From an optimization exercise on the open Yosys and OpenROAD flow, aimed at small area; shortcuts taken in it are not production practice.
The RTL was checked by simulation tests, not by an equivalence proof against the original design.
Some runs may be left out. An edit can pass the tests and still lose a function that they never use.

==> flow/design.v <==
module alu(
    input[31:0] in1,
    input[31:0] in2,
    input[3:0] alu_control,
    output reg [31:0] out,
    output reg zero_flag);
    always@(*)begin
        case(alu_control)
            4'b0000: out = in1 & in2;
            4'b0001: out = in1 | in2;
            4'b0010: out = in1 + in2;
            4'b0011: out = in1 << in2;
            4'b0100: out = in1 - in2;
            4'b0101: out = in1 >> in2;
            4'b0110: out = in1 * in2;
            4'b0111: out  = in1 ^ in2;
            4'b1000: begin
                if(in1 < in2) out = 1;
                else out = 0;
            end
            default: out = 32'b0;
        endcase
        if(out == 0) zero_flag = 1'b1;
        else zero_flag = 1'b0;
    end
endmodule
module decode(
    input [6:0] func7,
    input [2:0] func3,
    input [6:0] opcode,
    output reg [3:0] alu_control,
    output reg write_en);
    always @(*) begin
        alu_control = 4'b0010;
        write_en = 0;
        if (opcode == 7'b0110011) begin  
            write_en = 1;
            case (func3)
                3'b000: begin
                    if(func7 == 0) alu_control = 4'b0010;  
                    else if (func7 == 32) alu_control = 4'b0100;  
                    else write_en = 0;  
                end
                3'b001: alu_control = 4'b0011;  
                3'b010: alu_control = 4'b0110;  
                3'b100: alu_control = 4'b0111;  
                3'b101: alu_control = 4'b0101;  
                3'b110: alu_control = 4'b0001;  
                3'b111: alu_control = 4'b0000;  
                default: write_en = 0;  
            endcase
        end
    end
endmodule
module execute(
    input [4:0] rs1,
    input [4:0] rs2,
    input [4:0] rd,
    input [3:0] alu_control,
    input write_en,
    input clk,
    input reset,
    output [31:0] rd_data,
    output zero_flag);
    wire [31:0] rs1_data;
    wire [31:0] rs2_data;
    reg [31:0] reg_file [31:0];  
    integer i;
    assign rs1_data = reg_file[rs1];
    assign rs2_data = reg_file[rs2];
    always @(posedge clk) begin
        if (reset) begin
            for (i=0; i<32; i = i+1) begin
                reg_file[i] <= i;
            end
        end
        else if(write_en) begin
            reg_file[rd] <= rd_data;
        end
    end
    alu alu_unit(.in1 (rs1_data), .in2(rs2_data), .alu_control (alu_control),
                 .out (rd_data), .zero_flag (zero_flag));
endmodule
module processor(
    input clk,
    input reset,
    input [31:0] instr,
    output reg [31:0] result,
    output reg zero_flag);
    wire [3:0] alu_control;
    wire write_en;
    wire [31:0] alu_out;
    wire alu_zero;
    wire [6:0] func7;
    wire [2:0] func3;
    wire [6:0] opcode;
    wire [4:0] rs1;
    wire [4:0] rs2;
    wire [4:0] rd;
    assign func7 = instr[31:25];
    assign func3 = instr[14:12];
    assign opcode = instr[6:0];
    assign rs1 = instr[19:15];
    assign rs2 = instr[24:20];
    assign rd = instr[11:7];
    decode decode_unit(.func7 (func7), .func3 (func3), .opcode (opcode),
                       .alu_control (alu_control), .write_en(write_en));
    execute execute_unit(.rs1 (rs1), .rs2 (rs2), .rd (rd), .alu_control (alu_control),
                         .write_en (write_en), .clk (clk), .reset (reset),
                         .rd_data (alu_out), .zero_flag (alu_zero));
    always @(posedge clk) begin
        if (reset) begin
            result <= 32'b0;
            zero_flag <= 1'b1;
        end
        else if (write_en) begin
            result <= alu_out;
            zero_flag <= alu_zero;
        end
    end
endmodule
==> flow/run.sh <==
#!/bin/bash
# synth_recipe.tcl (not shown) runs the flow's synth.tcl, then flattens the netlist and writes it again
# the make line also repeats each setting of config.mk as NAME=value (left out here)
make -C /OpenROAD-flow-scripts/flow DESIGN_CONFIG=/design/flow/config.mk WORK_HOME=/design/flow/orfs CLKGATE_MAP_FILE= SYNTH_SCRIPT=/design/flow/synth_recipe.tcl finish
==> flow/config.mk <==
export PLATFORM = sky130hd
export DESIGN_NAME = processor
export DESIGN_NICKNAME = processor
export VERILOG_FILES = /design/flow/design.v
export SDC_FILE = /design/flow/constraint.sdc
export NUM_CORES = 4
export LEC_CHECK = 0
export CAP_MARGIN = 20
export CORE_MARGIN = 2
export CORE_UTILIZATION = 40
export SETUP_SLACK_MARGIN = 0.3
export SLEW_MARGIN = 20
==> flow/constraint.sdc <==
create_clock -name core_clock -period 13.0 [get_ports {clk}]
set_input_delay 2.6000 -clock core_clock [delete_from_list [all_inputs] [get_ports {clk}]]
set_output_delay 2.6000 -clock core_clock [all_outputs]
set_load 0.01 [all_outputs]
==> run_1/pinout.png <==
Pins as bars across the die edge, other pins in gray.
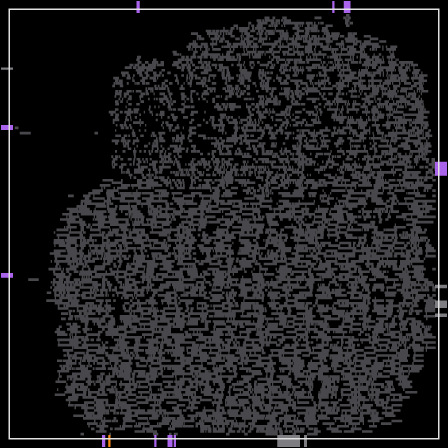
| color | port | pins | direction | edge |
|---|---|---|---|---|
| purple | instr | 32 | input | 10 right, 9 top, 7 bottom, 6 left |
| orange | reset | 1 | input | bottom |

==> run_1/congestion_map.png <==
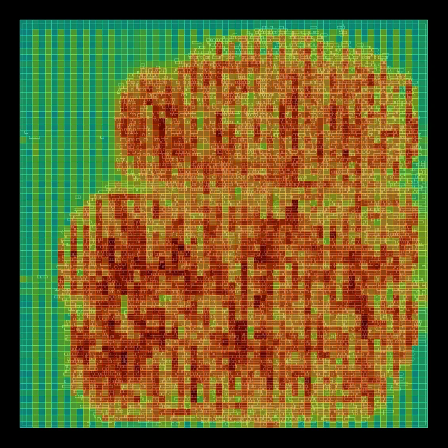
met2 usage: 49.2%
post-layout util: 45.1%
total track usage: 34.1%
most used routing layer in global routing: met2
global routing usage on met1: 46.9%

==> run_1/route_heat.png <==
22 x 22 tiles, from dark blue (low) to red (high), scaled to the fullest tile. Values are wire area over tile area, all layers added.
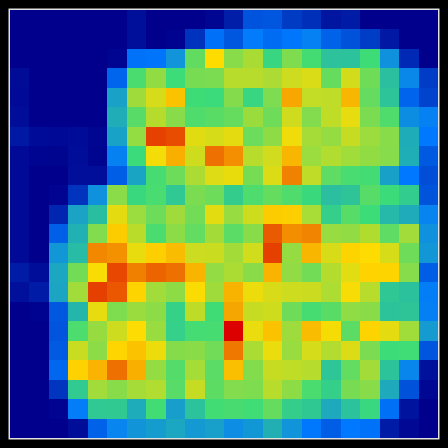
nearly empty tiles: 16%
densest ninth of the die: middle
fullest tile: 0.72
emptiest ninth of the die: top left
tiles over half the peak: 53%

==> results.yml, run 1 <==
place:
  placed_cell_area_sq_mm: 0.0836
  port_buffers: 66
  pre_cts_ws_ps: 327
  gp_routability_congestion: 1.05
  post-dp-hpwl_mm: 241
critical_path:
  worstSetupStartpointType: "primary input"
  critPathCaptureType: "flop"
  reg2reg_to: "zero_flag$_SDFFE_PP1P_"
  ff2ff_setup_slack_ps: 2980
  critPathMaxFanout: 16
  required_time_reported_for_the_critical_path_endpoint_ps: 13670
  critical_path.max_stage_delay_ps: 860
  cp_slowest_cell: "sky130_fd_sc_hd__clkdlybuf4s50_1"
  timing.rr.start: "execute_unit.reg_file[11][5]$_SDFFCE_PN0P_"
  startpoint: "instr[18]"
  crit_family: "adder cells"
  worstPathArrival_ps: 12770
  worst-r2r-cell-count: 35
  worstSetupPathType: "primary input to flop"
clock_network:
  clk_pin_slew_ps: 60
  maximum_clock_insertion_buffer_count: 3
  numClockSinks: 1057
  postCtsSetupRepairBufs: 0
  h-tree-depth: 3
  cts_tree: "yes"
  cts_made_buffers: 104
  clock_tree.root_cell: "sky130_fd_sc_hd__clkbuf_16"
  ctsHoldBuffers: 0
  clock_insertion_delay_worst_skew_ps: 750
yosys:
  postSynthRegisterBits: 1057
  ys_types: 105
  async_reset_ff_share_pct: 0
  synth_area_sq_mm: 0.0777
  biggest_area_contributors_in_the_synthesized_netlist: "sky130_fd_sc_hd__edfxtp_1 (40%), sky130_fd_sc_hd__fa_1 (11%), sky130_fd_sc_hd__mux2i_1 (8.1%)"
  ys.warnings.count: 4
  synth-edff-count: 1024
  synth-seq-area-share_pct: 40.4
  postSynth.topFlopCell: "sky130_fd_sc_hd__edfxtp_1"
  syn_avg_cell_area_sq_um: 10.9
  synth_area_leader_cell: "sky130_fd_sc_hd__edfxtp_1"
  yosys.area.top_type_share_pct: 39.6
  netlist_instances: 7147
cells_and_area:
  areaGrowthSynthToFinish_pct: 11.9
  nNetsFinal: 7860
  multi_input_area_sq_mm: 0.0420
  seq_area_sq_mm: 0.0314
  mostFrequentLayoutCell: "sky130_fd_sc_hd__nor2_1"
  most-common-layout-cells: "sky130_fd_sc_hd__nor2_1 (1442), sky130_fd_sc_hd__edfxtp_1 (1024), sky130_fd_sc_hd__mux2i_1 (629), sky130_fd_sc_hd__inv_1 (505), sky130_fd_sc_hd__buf_4 (445)"
  filler_cell_count: 17700
route:
  wl_per_cell_microns: 34.9
  dr.first_iter.drc_count: 10300
  average_via_count_per_standard_cell: 6.45
  routed-via-count: 63300
  drt-total-wl_mm: 343
  drc: 0
  ant_nets: 0
  drt_pre_antenna_iters: 9
timing:
  clock.fmax_mhz: 82.7
  hold_viol_final: 0
  layout_min_cycle_time_ps: 12100
  final-setup-viol-count: 0
  relative_max_transition_margin_pct: 13.8
  timing.final.max_slew_violations: 0
  postLayoutSetupSlackWorst_ps: 902
  actual_transition_at_the_worst_max_transition_pin_ps: 1280
  final.setup_skew_ps: 37.6
  unrepaired_setup_endpoints_after_global_routing: "no"
  period_share_pct: 93.1
min_path:
  hold_end: "result[11]$_SDFFE_PP0P_"
  hold_path_startpoint: "result[11]$_SDFFE_PP0P_"
  timing.hold.worst.class: "flop to flop"
  worstHoldPathCells: 2
floorplanning:
  die_w_microns: 445
  io_pins: 67
  chipHeight_microns: 445
  floorplan.die_area_sq_mm: 0.198
  initial_utilization_pct: 40.3
  core-area_sq_mm: 0.193
grt:
  number_of_antenna_violations_at_the_first_check_in_global_routing: 11
  grt-ovfl-total: 0
  grt_first_pass_wirelength_mm: 478
  grt_start_max_net_pins: 66
run_status:
  status: "complete, no violations"
flow_run:
  number_of_violations_of_the_max_capacitance_limit: 0
-- run 1: state kept, by name (all words and copies together) (netlist names) --
signal	cells
result	32
execute_unit.reg_file	1024
zero_flag	1
-- run 1: worst reg2reg max path, delay by kind of cell (launching register included) --
kind            cells  cell delay [ps]
fa+ha+maj           9             3840
buf+inv             7              860
compound gates      9             2410
simple gates        8             1700
mux                 2              760
flops               1              400
-- run 1: kinds of logic after synthesis --
logic type	share of synthesized area [%]
compound gates	7.78
mux	16.7
fa+ha+maj	14.1
buf+inv	6.31
simple gates	13.3
flops	40.4
xor+xnor	1.45
-- run 1: area by class of cell --
type                    instances  share of cell area [%]
clock buffers                 137                    3.24
inverters                     523                    2.26
flip-flops and latches       1057                    36.1
repair buffers                565                    5.86
multi-input cells            4947                    48.2
clock inverters                59                   0.650
well taps                    2526                    3.63
diodes                          8                  0.0230
-- run 1: metrics by stage --
| stage | utilization, % | instances | hold WS, ps |
|---|---|---|---|
| after floorplan | - | 7147 | 511 |
| after global placement | 43.4 | 9617 | 483 |
| after detailed placement | 43.4 | 9618 | 493 |
| after CTS | 45.1 | 9814 | 501 |
| after global routing | 45.1 | 9816 | 517 |
| final | 45.1 | 9822 | 497 |
-- run 1: cell usage after synthesis, drive strengths merged, types with 123 or more instances --
cell type	n
nand3	168
o21ai	123
clkbuf	383
mux2i	633
nand2	425
ha	219
edfxtp	1024
a22oi	285
inv	516
mux4	280
buf	237
fa	409
nor2	1450
-- run 1: routing by layer --
metal	track usage (%)	share of wire (%)	vias to the layer above
met5	0	0.0079	-
met4	17.8	6.5	6
met3	9.13	14	959
met2	49.2	42	5095
met1	46.9	38	31900
li1	-	-	25400
-- run 1: worst max-delay path by stage --
stage / slack (ps) / depth (start not counted) / end
after detailed placement: 330 / 42 / execute_unit.reg_file[8][30]$_SDFFCE_PN0P_
after floorplan: 300 / 46 / execute_unit.reg_file[1][30]$_SDFFCE_PN0P_
after global routing: 590 / 42 / zero_flag$_SDFFE_PP1P_
after global placement: 200 / 43 / execute_unit.reg_file[28][30]$_SDFFCE_PN0P_
after CTS: 1030 / 43 / execute_unit.reg_file[28][30]$_SDFFCE_PN0P_
final: 900 / 39 / zero_flag$_SDFFE_PP1P_
==> run_1/floorplan.png <==
Pins as bars on the die edge.
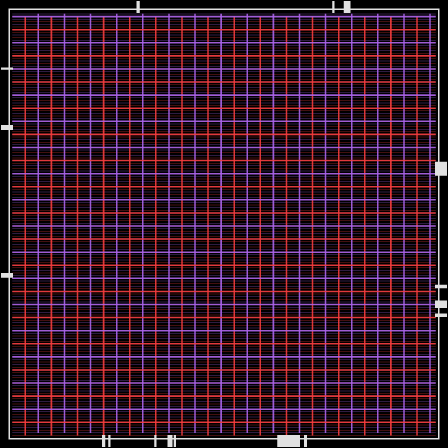

## Run 2: large edit since run 1, in outline
flow/design.v: 121 -> 1063 lines; modules unchanged: 0
  ma_fa: new, 4 lines
  ma_ha: new, 4 lines
  ma_x2: new, 3 lines
  ma_oai22: new, 3 lines
  ma_pp: new, 5 lines
  ma_pp0: new, 3 lines
  al_ao22: new, 3 lines
  al_ao221: new, 3 lines
  al_mux2i: new, 3 lines
  ma_cpa: new, 130 lines
  muladd: new, 734 lines
  alu: edited, 26 -> 44 lines
  decode: edited, 28 -> 27 lines
  rf_hold: new, 8 lines
  rf_aoi3: new, 6 lines
  rf_nand11: new, 5 lines
  rf_read: new, 28 lines
  processor: edited, 38 -> 50 lines
  removed: execute
==> module rf_aoi3 as of run 2 <==
module rf_aoi3(
    input         s0, s1, s2,
    input  [31:0] d0, d1, d2,
    output [31:0] y);
    assign y = ~(({32{s0}} & d0) | ({32{s1}} & d1) | ({32{s2}} & d2));
endmodule
==> module alu as of run 2 <==
module alu(
    input  [31:0] a,
    input  [31:0] b,
    input         op_as,     
    input         op_sub,    
    input         op_mul,
    input         op_sh,     
    input         op_srl,
    input         op_xor,
    input         op_or,
    input         op_and,
    output [31:0] out);
    genvar i;
    wire big = |b[31:5];
    wire [3:0] lo;
    wire [7:0] hi;
    assign lo[0] = op_sh & ~b[1] & ~b[0];
    assign lo[1] = op_sh & ~b[1] &  b[0];
    assign lo[2] = op_sh &  b[1] & ~b[0];
    assign lo[3] = op_sh &  b[1] &  b[0];
    generate for (i = 0; i < 8; i = i + 1) begin : g_hi
        assign hi[i] = (b[4:2] == i);
    end endgenerate
    wire op_add_n = ~(op_as & ~op_sub);
    wire op_sub_n = ~op_sub;
    wire sx = op_xor | op_or;            
    wire st = op_or | op_and;            
    wire op_ar = op_as | op_mul | (op_sh & ~op_srl & ~big);
    wire op_sr = op_srl & ~big;
    wire [31:0] aan, bb, ee, prod, x, t, f;
    generate for (i = 0; i < 32; i = i + 1) begin : g_bit
        al_mux2i am(.s(op_srl), .d0(a[i]), .d1(a[31 - i]), .y(aan[i]));
        if (i == 0)
            al_ao221 bm(.a(op_mul), .b(b[i]), .c(lo[0]), .d(hi[0]), .e(op_as), .y(bb[i]));
        else
            al_ao22 bm(.a(op_mul), .b(b[i]), .c(lo[i % 4]), .d(hi[i / 4]), .y(bb[i]));
        al_mux2i em(.s(b[i]), .d0(op_sub_n), .d1(op_add_n), .y(ee[i]));
        ma_ha lg(.a(a[i]), .b(b[i]), .s(x[i]), .co(t[i]));
        al_ao22 lm(.a(sx), .b(x[i]), .c(st), .d(t[i]), .y(f[i]));
        al_ao221 om(.a(op_ar), .b(prod[i]), .c(op_sr), .d(prod[31 - i]), .e(f[i]), .y(out[i]));
    end endgenerate
    wire c0 = bb[1] | op_sub;    
    muladd mu(.aan(aan), .bb(bb), .ee(ee), .c0(c0), .prod(prod));
endmodule
==> module ma_cpa as of run 2 <==
module ma_cpa(input [31:0] x, input [31:0] y, output [31:0] s);
  wire [31:0] g, p;
  genvar i;
  generate for (i = 0; i < 32; i = i + 1) begin : g_pg
    ma_ha h(.a(x[i]), .b(y[i]), .s(p[i]), .co(g[i]));
  end endgenerate
  wire bg0, bg1, bp1, bg2, bp2, bg3, bp3, bg4, bp4, bg5, bp5, bg6, bp6, bg7, bp7, bg8;
  wire bp8, bg9, bp9, bg10, bp10, bg11, bp11, bg12, bp12, bg13, bp13, bg14, bp14, bg15, bp15, bg16;
  wire bg17, bp17, bg18, bp18, bg19, bp19, bg20, bp20, bg21, bp21, bg22, bp22, bg23, bp23, bg24, bg25;
  wire bp25, bg26, bp26, bg27, bp27, bg28, bg29, bp29, bg30, bg31, bg32, bg33, bg34, bg35, bg36, bg37;
  wire bg38, bg39, bg40, bg41, bg42, bg43, bg44, bg45, bg46, bg47, bg48, bg49, bg50, bg51, bg52, bg53;
  wire bg54, bg55, bg56;
  assign bg0 = g[1] | (p[1] & g[0]);
  assign bg1 = g[3] | (p[3] & g[2]);
  assign bp1 = p[3] & p[2];
  assign bg2 = g[5] | (p[5] & g[4]);
  assign bp2 = p[5] & p[4];
  assign bg3 = g[7] | (p[7] & g[6]);
  assign bp3 = p[7] & p[6];
  assign bg4 = g[9] | (p[9] & g[8]);
  assign bp4 = p[9] & p[8];
  assign bg5 = g[11] | (p[11] & g[10]);
  assign bp5 = p[11] & p[10];
  assign bg6 = g[13] | (p[13] & g[12]);
  assign bp6 = p[13] & p[12];
  assign bg7 = g[15] | (p[15] & g[14]);
  assign bp7 = p[15] & p[14];
  assign bg8 = g[17] | (p[17] & g[16]);
  assign bp8 = p[17] & p[16];
  assign bg9 = g[19] | (p[19] & g[18]);
  assign bp9 = p[19] & p[18];
  assign bg10 = g[21] | (p[21] & g[20]);
  assign bp10 = p[21] & p[20];
  assign bg11 = g[23] | (p[23] & g[22]);
  assign bp11 = p[23] & p[22];
  assign bg12 = g[25] | (p[25] & g[24]);
  assign bp12 = p[25] & p[24];
  assign bg13 = g[27] | (p[27] & g[26]);
  assign bp13 = p[27] & p[26];
  assign bg14 = g[29] | (p[29] & g[28]);
  assign bp14 = p[29] & p[28];
  assign bg15 = g[31] | (p[31] & g[30]);
  assign bp15 = p[31] & p[30];
  assign bg16 = bg1 | (bp1 & bg0);
  assign bg17 = bg3 | (bp3 & bg2);
  assign bp17 = bp3 & bp2;
  assign bg18 = bg5 | (bp5 & bg4);
  assign bp18 = bp5 & bp4;
  assign bg19 = bg7 | (bp7 & bg6);
  assign bp19 = bp7 & bp6;
  assign bg20 = bg9 | (bp9 & bg8);
  assign bp20 = bp9 & bp8;
  assign bg21 = bg11 | (bp11 & bg10);
  assign bp21 = bp11 & bp10;
  assign bg22 = bg13 | (bp13 & bg12);
  assign bp22 = bp13 & bp12;
  assign bg23 = bg15 | (bp15 & bg14);
  assign bp23 = bp15 & bp14;
  assign bg24 = bg17 | (bp17 & bg16);
  assign bg25 = bg19 | (bp19 & bg18);
  assign bp25 = bp19 & bp18;
  assign bg26 = bg21 | (bp21 & bg20);
  assign bp26 = bp21 & bp20;
  assign bg27 = bg23 | (bp23 & bg22);
  assign bp27 = bp23 & bp22;
  assign bg28 = bg25 | (bp25 & bg24);
  assign bg29 = bg27 | (bp27 & bg26);
  assign bp29 = bp27 & bp26;
  assign bg30 = bg29 | (bp29 & bg28);
  assign bg31 = bg26 | (bp26 & bg28);
  assign bg32 = bg18 | (bp18 & bg24);
  assign bg33 = bg20 | (bp20 & bg28);
  assign bg34 = bg22 | (bp22 & bg31);
  assign bg35 = bg2 | (bp2 & bg16);
  assign bg36 = bg4 | (bp4 & bg24);
  assign bg37 = bg6 | (bp6 & bg32);
  assign bg38 = bg8 | (bp8 & bg28);
  assign bg39 = bg10 | (bp10 & bg33);
  assign bg40 = bg12 | (bp12 & bg31);
  assign bg41 = bg14 | (bp14 & bg34);
  assign bg42 = g[2] | (p[2] & bg0);
  assign bg43 = g[4] | (p[4] & bg16);
  assign bg44 = g[6] | (p[6] & bg35);
  assign bg45 = g[8] | (p[8] & bg24);
  assign bg46 = g[10] | (p[10] & bg36);
  assign bg47 = g[12] | (p[12] & bg32);
  assign bg48 = g[14] | (p[14] & bg37);
  assign bg49 = g[16] | (p[16] & bg28);
  assign bg50 = g[18] | (p[18] & bg38);
  assign bg51 = g[20] | (p[20] & bg33);
  assign bg52 = g[22] | (p[22] & bg39);
  assign bg53 = g[24] | (p[24] & bg31);
  assign bg54 = g[26] | (p[26] & bg40);
  assign bg55 = g[28] | (p[28] & bg34);
  assign bg56 = g[30] | (p[30] & bg41);
  wire [31:0] cc;
  assign cc[0] = 1'b0;
  assign cc[1] = g[0];
  assign cc[2] = bg0;
  assign cc[3] = bg42;
  assign cc[4] = bg16;
  assign cc[5] = bg43;
  assign cc[6] = bg35;
  assign cc[7] = bg44;
  assign cc[8] = bg24;
  assign cc[9] = bg45;
  assign cc[10] = bg36;
  assign cc[11] = bg46;
  assign cc[12] = bg32;
  assign cc[13] = bg47;
  assign cc[14] = bg37;
  assign cc[15] = bg48;
  assign cc[16] = bg28;
  assign cc[17] = bg49;
  assign cc[18] = bg38;
  assign cc[19] = bg50;
  assign cc[20] = bg33;
  assign cc[21] = bg51;
  assign cc[22] = bg39;
  assign cc[23] = bg52;
  assign cc[24] = bg31;
  assign cc[25] = bg53;
  assign cc[26] = bg40;
  assign cc[27] = bg54;
  assign cc[28] = bg34;
  assign cc[29] = bg55;
  assign cc[30] = bg41;
  assign cc[31] = bg56;
  assign s = p ^ cc;
endmodule
==> module al_ao221 as of run 2 <==
module al_ao221(input a, input b, input c, input d, input e, output y);
  assign y = (a & b) | (c & d) | e;
endmodule
==> module ma_fa as of run 2 <==
module ma_fa(input a, input b, input c, output s, output co);
  assign s = a ^ b ^ c;
  assign co = (a & b) | (c & (a ^ b));
endmodule
==> module al_ao22 as of run 2 <==
module al_ao22(input a, input b, input c, input d, output y);
  assign y = (a & b) | (c & d);
endmodule
==> module rf_read as of run 2 <==
module rf_read(
    input  [31:0]   sel,
    input  [1023:0] q,
    output [31:0]   out);
    wire [31:0] t0;
    wire [31:0] t1;
    wire [31:0] t2;
    wire [31:0] t3;
    wire [31:0] t4;
    wire [31:0] t5;
    wire [31:0] t6;
    wire [31:0] t7;
    wire [31:0] t8;
    wire [31:0] t9;
    wire [31:0] t10;
    rf_aoi3 a0(.s0(sel[0]), .s1(sel[1]), .s2(sel[2]), .d0(q[31:0]), .d1(q[63:32]), .d2(q[95:64]), .y(t0));
    rf_aoi3 a1(.s0(sel[3]), .s1(sel[4]), .s2(sel[5]), .d0(q[127:96]), .d1(q[159:128]), .d2(q[191:160]), .y(t1));
    rf_aoi3 a2(.s0(sel[6]), .s1(sel[7]), .s2(sel[8]), .d0(q[223:192]), .d1(q[255:224]), .d2(q[287:256]), .y(t2));
    rf_aoi3 a3(.s0(sel[9]), .s1(sel[10]), .s2(sel[11]), .d0(q[319:288]), .d1(q[351:320]), .d2(q[383:352]), .y(t3));
    rf_aoi3 a4(.s0(sel[12]), .s1(sel[13]), .s2(sel[14]), .d0(q[415:384]), .d1(q[447:416]), .d2(q[479:448]), .y(t4));
    rf_aoi3 a5(.s0(sel[15]), .s1(sel[16]), .s2(sel[17]), .d0(q[511:480]), .d1(q[543:512]), .d2(q[575:544]), .y(t5));
    rf_aoi3 a6(.s0(sel[18]), .s1(sel[19]), .s2(sel[20]), .d0(q[607:576]), .d1(q[639:608]), .d2(q[671:640]), .y(t6));
    rf_aoi3 a7(.s0(sel[21]), .s1(sel[22]), .s2(sel[23]), .d0(q[703:672]), .d1(q[735:704]), .d2(q[767:736]), .y(t7));
    rf_aoi3 a8(.s0(sel[24]), .s1(sel[25]), .s2(sel[26]), .d0(q[799:768]), .d1(q[831:800]), .d2(q[863:832]), .y(t8));
    rf_aoi3 a9(.s0(sel[27]), .s1(sel[28]), .s2(sel[29]), .d0(q[895:864]), .d1(q[927:896]), .d2(q[959:928]), .y(t9));
    rf_aoi3 a10(.s0(sel[30]), .s1(sel[31]), .s2(1'b0), .d0(q[991:960]), .d1(q[1023:992]), .d2(q[1023:992]), .y(t10));
    rf_nand11 n(.t0(t0), .t1(t1), .t2(t2), .t3(t3), .t4(t4), .t5(t5), .t6(t6), .t7(t7), .t8(t8), .t9(t9), .t10(t10), .y(out));
endmodule
==> module rf_hold as of run 2 <==
module rf_hold(
    input         s,
    input         sn,
    input  [31:0] d,
    input  [31:0] q,
    output [31:0] y);
    assign y = ({32{s}} & d) | ({32{sn}} & q);
endmodule
==> module decode as of run 2 <==
module decode(
    input  [31:0] instr,
    output        valid,     
    output        op_as,     
    output        op_sub,
    output        op_mul,
    output        op_sh,     
    output        op_srl,
    output        op_xor,
    output        op_or,
    output        op_and);
    wire [6:0] opcode = instr[6:0];
    wire [2:0] func3  = instr[14:12];
    wire [6:0] func7  = instr[31:25];
    wire is_r  = (opcode == 7'b0110011);
    wire f7_0  = (func7 == 7'b0000000);
    wire f7_32 = (func7 == 7'b0100000);
    assign valid  = is_r & (func3 != 3'b011) & ((func3 != 3'b000) | f7_0 | f7_32);
    assign op_as  = (func3 == 3'b000);
    assign op_sub = (func3 == 3'b000) & func7[5];
    assign op_sh  = (func3 == 3'b001) | (func3 == 3'b101);
    assign op_mul = (func3 == 3'b010);
    assign op_xor = (func3 == 3'b100);
    assign op_srl = (func3 == 3'b101);
    assign op_or  = (func3 == 3'b110);
    assign op_and = (func3 == 3'b111);
endmodule
==> module ma_ha as of run 2 <==
module ma_ha(input a, input b, output s, output co);
  assign s = a ^ b;
  assign co = a & b;
endmodule
==> module rf_nand11 as of run 2 <==
module rf_nand11(
    input  [31:0] t0, t1, t2, t3, t4, t5, t6, t7, t8, t9, t10,
    output [31:0] y);
    assign y = ~(t0 & t1 & t2 & t3 & t4 & t5 & t6 & t7 & t8 & t9 & t10);
endmodule
==> module ma_x2 as of run 2 <==
module ma_x2(input a, input b, output y);
  assign y = a ^ b;
endmodule
==> module ma_oai22 as of run 2 <==
module ma_oai22(input a, input b, input c, input d, output y);
  assign y = ~((a | b) & (c | d));
endmodule
==> module ma_pp as of run 2 <==
module ma_pp(input x1n, input x2n, input ng, input a1n, input a0n, output p);
  wire t;
  ma_oai22 s(.a(x1n), .b(a1n), .c(x2n), .d(a0n), .y(t));
  ma_x2 x(.a(ng), .b(t), .y(p));
endmodule
==> module ma_pp0 as of run 2 <==
module ma_pp0(input x1n, input ng, input a1n, output p);
  assign p = ng ^ ~(x1n | a1n);
endmodule
==> module processor as of run 2 <==
module processor(
    input             clk,
    input             reset,
    input      [31:0] instr,
    output reg [31:0] result,
    output            zero_flag);
    wire [4:0] rs1 = instr[19:15];
    wire [4:0] rs2 = instr[24:20];
    wire [4:0] rd  = instr[11:7];
    wire valid, op_as, op_sub, op_mul, op_sh, op_srl, op_xor, op_or, op_and;
    decode decode_unit(.instr(instr), .valid(valid), .op_as(op_as), .op_sub(op_sub),
                       .op_mul(op_mul), .op_sh(op_sh), .op_srl(op_srl),
                       .op_xor(op_xor), .op_or(op_or), .op_and(op_and));
    wire [1023:0] q;
    wire [31:0] sel1, sel2;
    genvar k;
    generate for (k = 0; k < 32; k = k + 1) begin : g_sel
        assign sel1[k] = (rs1 == k);
        assign sel2[k] = (rs2 == k);
    end endgenerate
    wire [31:0] rs1_data, rs2_data;
    rf_read read1(.sel(sel1), .q(q), .out(rs1_data));
    rf_read read2(.sel(sel2), .q(q), .out(rs2_data));
    wire [31:0] alu_out;
    alu alu_unit(.a(rs1_data), .b(rs2_data), .op_as(op_as), .op_sub(op_sub),
                 .op_mul(op_mul), .op_sh(op_sh), .op_srl(op_srl),
                 .op_xor(op_xor), .op_or(op_or), .op_and(op_and), .out(alu_out));
    wire [31:0] wd0 = alu_out & ~{32{reset}};
    wire [4:0]  wd1 = alu_out[4:0] | {5{reset}};
    generate for (k = 0; k < 32; k = k + 1) begin : g_rf
        reg  [31:0] r;
        wire        we = reset | (valid & (rd == k));
        wire [31:0] wd;
        wire [31:0] d;
        assign wd[31:5] = wd0[31:5];
        assign wd[0] = ((k >> 0) & 1) ? wd1[0] : wd0[0];
        assign wd[1] = ((k >> 1) & 1) ? wd1[1] : wd0[1];
        assign wd[2] = ((k >> 2) & 1) ? wd1[2] : wd0[2];
        assign wd[3] = ((k >> 3) & 1) ? wd1[3] : wd0[3];
        assign wd[4] = ((k >> 4) & 1) ? wd1[4] : wd0[4];
        rf_hold hold(.s(we), .sn(~we), .d(wd), .q(r), .y(d));
        always @(posedge clk) r <= d;
        assign q[32*k+31 : 32*k] = r;
    end endgenerate
    wire        res_we = reset | valid;
    wire [31:0] res_d;
    rf_hold res_hold(.s(res_we), .sn(~res_we), .d(wd0), .q(result), .y(res_d));
    always @(posedge clk) result <= res_d;
    assign zero_flag = (result == 32'b0);
endmodule
==> module al_mux2i as of run 2 <==
module al_mux2i(input s, input d0, input d1, output y);
  assign y = ~(s ? d1 : d0);
endmodule
--- a/flow/config.mk
+++ b/flow/config.mk
@@ -6,7 +6,12 @@
 export NUM_CORES = 4
 export LEC_CHECK = 0
-export CAP_MARGIN = 20
+export ABC_CLOCK_PERIOD_IN_PS = 13000
+export CAP_MARGIN = 0
 export CORE_MARGIN = 2
-export CORE_UTILIZATION = 40
-export SETUP_SLACK_MARGIN = 0.3
-export SLEW_MARGIN = 20
+export CORE_UTILIZATION = 55
+export CTS_BUF_LIST = sky130_fd_sc_hd__clkbuf_4 sky130_fd_sc_hd__clkbuf_8
+export CTS_CLUSTER_SIZE = 20
+export PLACE_DENSITY = 0.7
+export SLEW_MARGIN = 0
+export SYNTH_HIERARCHICAL = 1
+export SYNTH_MINIMUM_KEEP_SIZE = 0
==> run_2/floorplan.png <==
(1 px per micron) Pins as bars on the die edge.
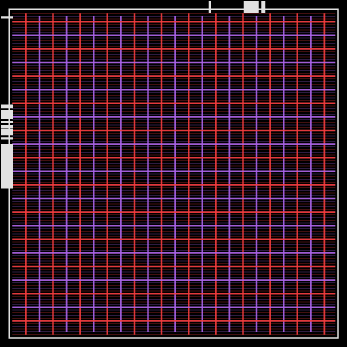
| color | net |
|---|---|
| red | VSS |
| purple | VDD |
rows: 118
signal pins: 67
met4 straps: 23

==> run_2/m2.png <==
(1.5 px per micron)
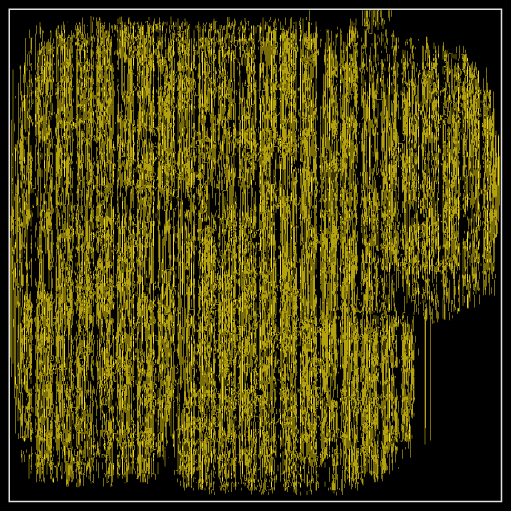
longest straight run: 196 microns
nets with wire on the layer: 4884

==> run 2 against run 1 <==
Against the previous run:
- still clean
- die area shrank 46%
- global-route usage is 12 points higher
- critical path type unchanged
- final cell count decreased by 31%
- synthesized cell count shrank 30%
==> results.yml, run 2 <==
route:
  routed-via-count: 54700
  drt-total-wl_mm: 255
  drc: 0
  average_via_count_per_standard_cell: 8.12
  ant_nets: 0
  dr.first_iter.drc_count: 14000
  drt_pre_antenna_iters: 17
critical_path:
  timing.critical_path.depth: 33
  critical_path.max_stage_delay_ps: 800
  cp_slowest_cell: "sky130_fd_sc_hd__nor2b_4"
  critPathMaxFanout: 14
  reg2reg_to: "g_rf[25].r[21]$_DFF_P_"
  worst-r2r-cell-count: 28
  timing.rr.start: "g_rf[18].r[3]$_DFF_P_"
  crit_family: "simple AND/OR/NAND/NOR gates"
  worstSetupStartpointType: "primary input"
  ff2ff_setup_slack_ps: 3080
  critical_path_buf_inv_count: 7
  critical-path-top-cell-by-count: "sky130_fd_sc_hd__buf_4"
  required_time_reported_for_the_critical_path_endpoint_ps: 13820
  critPathCaptureType: "flop"
  worstSetupPathType: "primary input to flop"
  worstPathArrival_ps: 13510
min_path:
  worstHoldPathCells: 1
  timing.hold.worst.class: "flop to flop"
  hold_end: "g_rf[29].r[11]$_DFF_P_"
  hold_path_startpoint: "g_rf[29].r[11]$_DFF_P_"
cells_and_area:
  drive_gt1_share_pct: 18.4
  register_with_the_most_flip_flops: "g_rf.r"
  finalCoreUtilization_pct: 62.1
  filler_cell_count: 8478
  most-common-layout-cells: "sky130_fd_sc_hd__dfxtp_1 (1056), sky130_fd_sc_hd__a22o_1 (1049), sky130_fd_sc_hd__a222oi_1 (704), sky130_fd_sc_hd__buf_4 (347), sky130_fd_sc_hd__xor2_1 (303)"
  largestRegisters: "g_rf.r (1024), result (32)"
  areaGrowthSynthToFinish_pct: 11.9
  mostFrequentLayoutCell: "sky130_fd_sc_hd__dfxtp_1"
  nNetsFinal: 5585
  largest_reg_flops: 1024
yosys:
  synth_area_sq_mm: 0.0575
  postSynthRegisterBits: 1056
  postSynth.topFlopCell: "sky130_fd_sc_hd__dfxtp_1"
  ys.warnings.count: 7
  yosys.area.top_type_share_pct: 36.8
  yosys-top-cells-count: "sky130_fd_sc_hd__dfxtp_1 (1056), sky130_fd_sc_hd__a22o_1 (1054), sky130_fd_sc_hd__a222oi_1 (704), sky130_fd_sc_hd__buf_6 (330), sky130_fd_sc_hd__xor2_1 (303)"
  biggest_area_contributors_in_the_synthesized_netlist: "sky130_fd_sc_hd__dfxtp_1 (37%), sky130_fd_sc_hd__a22o_1 (16%), sky130_fd_sc_hd__a222oi_1 (12%)"
  netlist_instances: 4982
  synth-seq-area-share_pct: 36.8
  synth-edff-count: 0
  async_reset_ff_share_pct: 0
  synth_area_leader_cell: "sky130_fd_sc_hd__dfxtp_1"
  synth_most_common_cell: "sky130_fd_sc_hd__dfxtp_1"
  syn_avg_cell_area_sq_um: 11.5
  ys_types: 60
grt:
  number_of_antenna_violations_at_the_first_check_in_global_routing: 36
  grt_start_max_net_pins: 43
  grt_first_pass_wirelength_mm: 363
  first_global_vias: 51500
  grt-ovfl-total: 0
place:
  port_buffers: 66
  gp_routability_congestion: 1.02
  post-dp-hpwl_mm: 163
timing:
  period_share_pct: 97.6
  final-setup-viol-count: 0
  actual_transition_at_the_worst_max_transition_pin_ps: 1480
  final.setup_skew_ps: 62.6
  relative_max_transition_margin_pct: 1.14
  layout_min_cycle_time_ps: 12690
  unrepaired_setup_endpoints_after_global_routing: "no"
  clock.fmax_mhz: 78.8
  timing.final.max_slew_violations: 0
  hold_viol_final: 0
clock_network:
  maximum_clock_insertion_buffer_count: 3
  clock_insertion_delay_worst_skew_ps: 900
  cts_made_buffers: 166
  cts_tree: "yes"
  clock_tree.root_cell: "sky130_fd_sc_hd__clkbuf_8"
  clk_pin_slew_ps: 60
  h-tree-depth: 4
run_status:
  status: "complete, no violations"
flow_run:
  number_of_violations_of_the_max_capacitance_limit: 0
floorplanning:
  floorplan.die_area_sq_mm: 0.107
  core-area_sq_mm: 0.104
  io_pins: 67
  initial_utilization_pct: 55.4
  chipHeight_microns: 327
  die_w_microns: 327
  placement_rows: 118
==> run_2/clock_nets.png <==
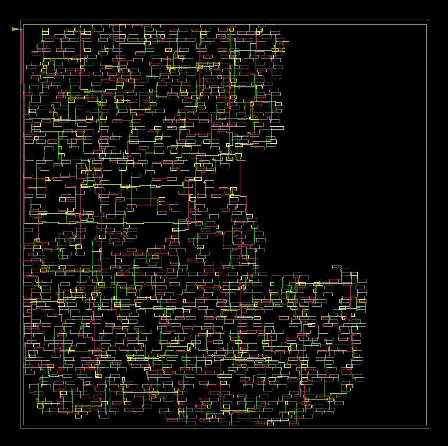
number of clock buffer instances in the layout: 254
number of sequential cells in the layout: 1056
number of sinks on the clock net: 1056

==> run_2/congestion_map.png <==
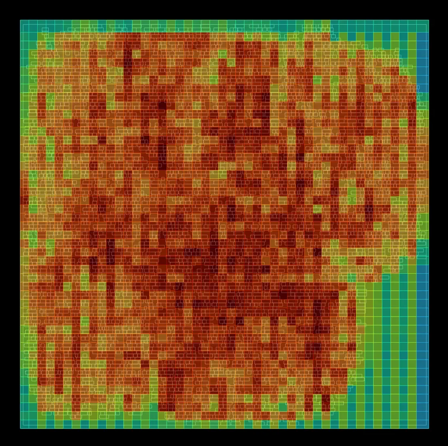
total track usage: 45.7%
met3 Use GR: 20.8%
routed wirelength normalized by instance count: 37.8 microns
met2 usage: 63.3%
global routing usage on met1: 56.1%

## run 2: changes by cell type after synthesis, sizes merged, moves of 408 or more
cell	change
a222oi	+702
a22o	+1086
dfxtp	+1023
edfxtp	-1024
inv	-508
mux2i	-569
nand2	-408
nor2	-1324
## run 2: worst register-to-register path, delay by kind of cell (launching register included)
kind,cells,cell delay (ps)
AO/OA/AOI/OAI,9,2650
XOR/XNOR,2,540
adder cells (fa/ha/maj),7,3070
buffers and inverters,4,980
flip-flops,1,320
AND/OR/NAND/NOR,6,2370
## run 2: per-layer routing
metal / vias to the layer above / routed length, microns / share of wire [%] / track usage, %
met2: 5331 / 102000 / 40 / 63.3
met5: - / 276 / 0.11 / 1.24
met4: 30 / 21800 / 8.6 / 31.9
li1: 21700 / - / - / -
met3: 1241 / 43200 / 17 / 20.8
met1: 26400 / 87900 / 34 / 56.1
## run 2: cell type report
cell class | instances | area, sq um | area share (%)
multi-input cells | 3507 | 33300 | 51.7
flip-flops and latches | 1056 | 21100 | 32.9
repair buffers | 476 | 4530 | 7.04
clock buffers | 254 | 3150 | 4.90
well taps | 1380 | 1730 | 2.68
clock inverters | 45 | 425 | 0.661
diodes | 16 | 40.0 | 0.0622
inverters | 8 | 30.0 | 0.0467
## run 2: how the worst max path moves through the flow
stage	start	end	slack (ps)
final	instr[22]	g_rf[25].r[21]$_DFF_P_	310
after global routing	instr[22]	g_rf[25].r[21]$_DFF_P_	120
after CTS	instr[24]	g_rf[22].r[31]$_DFF_P_	360
after detailed placement	instr[22]	g_rf[22].r[31]$_DFF_P_	-490
after global placement	instr[23]	g_rf[28].r[31]$_DFF_P_	-420
after floorplan	instr[20]	g_rf[0].r[23]$_DFF_P_	4
## run 2: per-module statistics from Yosys (local to each module, per instance), excerpt
| module | cell area (sq um) | cells | flip-flops and latches |
|---|---|---|---|
| processor | 22500 | 1300 | 1056 |
| ma_cpa | 761 | 102 | 0 |
| rf_aoi3 | 403 | 41 | 0 |
| rf_hold | 350 | 38 | 0 |
| alu | 201 | 33 | 0 |
| ma_fa | 20.0 | 1 | 0 |
| ma_pp0 | 12.5 | 2 | 0 |
| al_mux2i | 10.0 | 1 | 0 |
| ma_x2 | 8.76 | 1 | 0 |
| al_ao22 | 8.76 | 1 | 0 |
| rf_read | 3.75 | 1 | 0 |
## run 2: stage by stage
stage	TNS, ps	cells	worst slack (ps)	area [sq um]	hold slack [ps]
floorplan	0	4990	4.35	57500	461
global placement	-31500	6425	-418	60700	473
detailed placement	-52880	6425	-489	60700	477
CTS	0	6724	359	64200	496
global route	0	6729	120	64300	507
finish	0	6742	314	64300	497
## run 2: logic make-up (layout without fill, tap and decap cells)
kind of cell / count (synthesis) / count (layout) / share of synthesized area (%)
buf+inv: 429 / 783 / 7.29
compound gates: 2229 / 2229 / 34.2
other cells: 2 / 26 / 0.0131
flops: 1056 / 1056 / 36.8
xor+xnor: 333 / 333 / 5.08
fa+ha+maj: 336 / 336 / 10.3
simple gates: 533 / 535 / 5.31
mux: 64 / 64 / 1.11
## run 2: timing repair
item	in CTS	in global routing
hold endpoints to repair	0	0
resized for setup	0	3
hold buffers	0	0
buffers inserted	0	0
setup endpoints to repair	0	56

separate check: timing with driven ports:
No port has a modelled driver above. Below, the same layouts with a new extraction and two added sets of constraints.
Step 1, drivers: a clkbuf_16 drives clk and a buf_2 each remaining input, both assumed.
Step 2 times the ports against the registers' clock, not the clock port: input delays grow and output delays shrink by t, the midpoint of the rising clock arrivals with the driver on.
Three values: ideal, step 1, step 2; two values: the first two.
run	t (ns)	setup WS [ns]	worst data-port slew with drivers (ns)
run 1	0.828	0.902 / 0.900 / 0.072	0.26
run 2	0.944	0.314 / 0.345 / -0.599	0.11
With both steps, setup timing fails in run 2, where it was met with ideal ports. For run 2, which loses most, drivers alone change the setup slack by +0.031 ns; drivers and shift together by -0.913 ns.
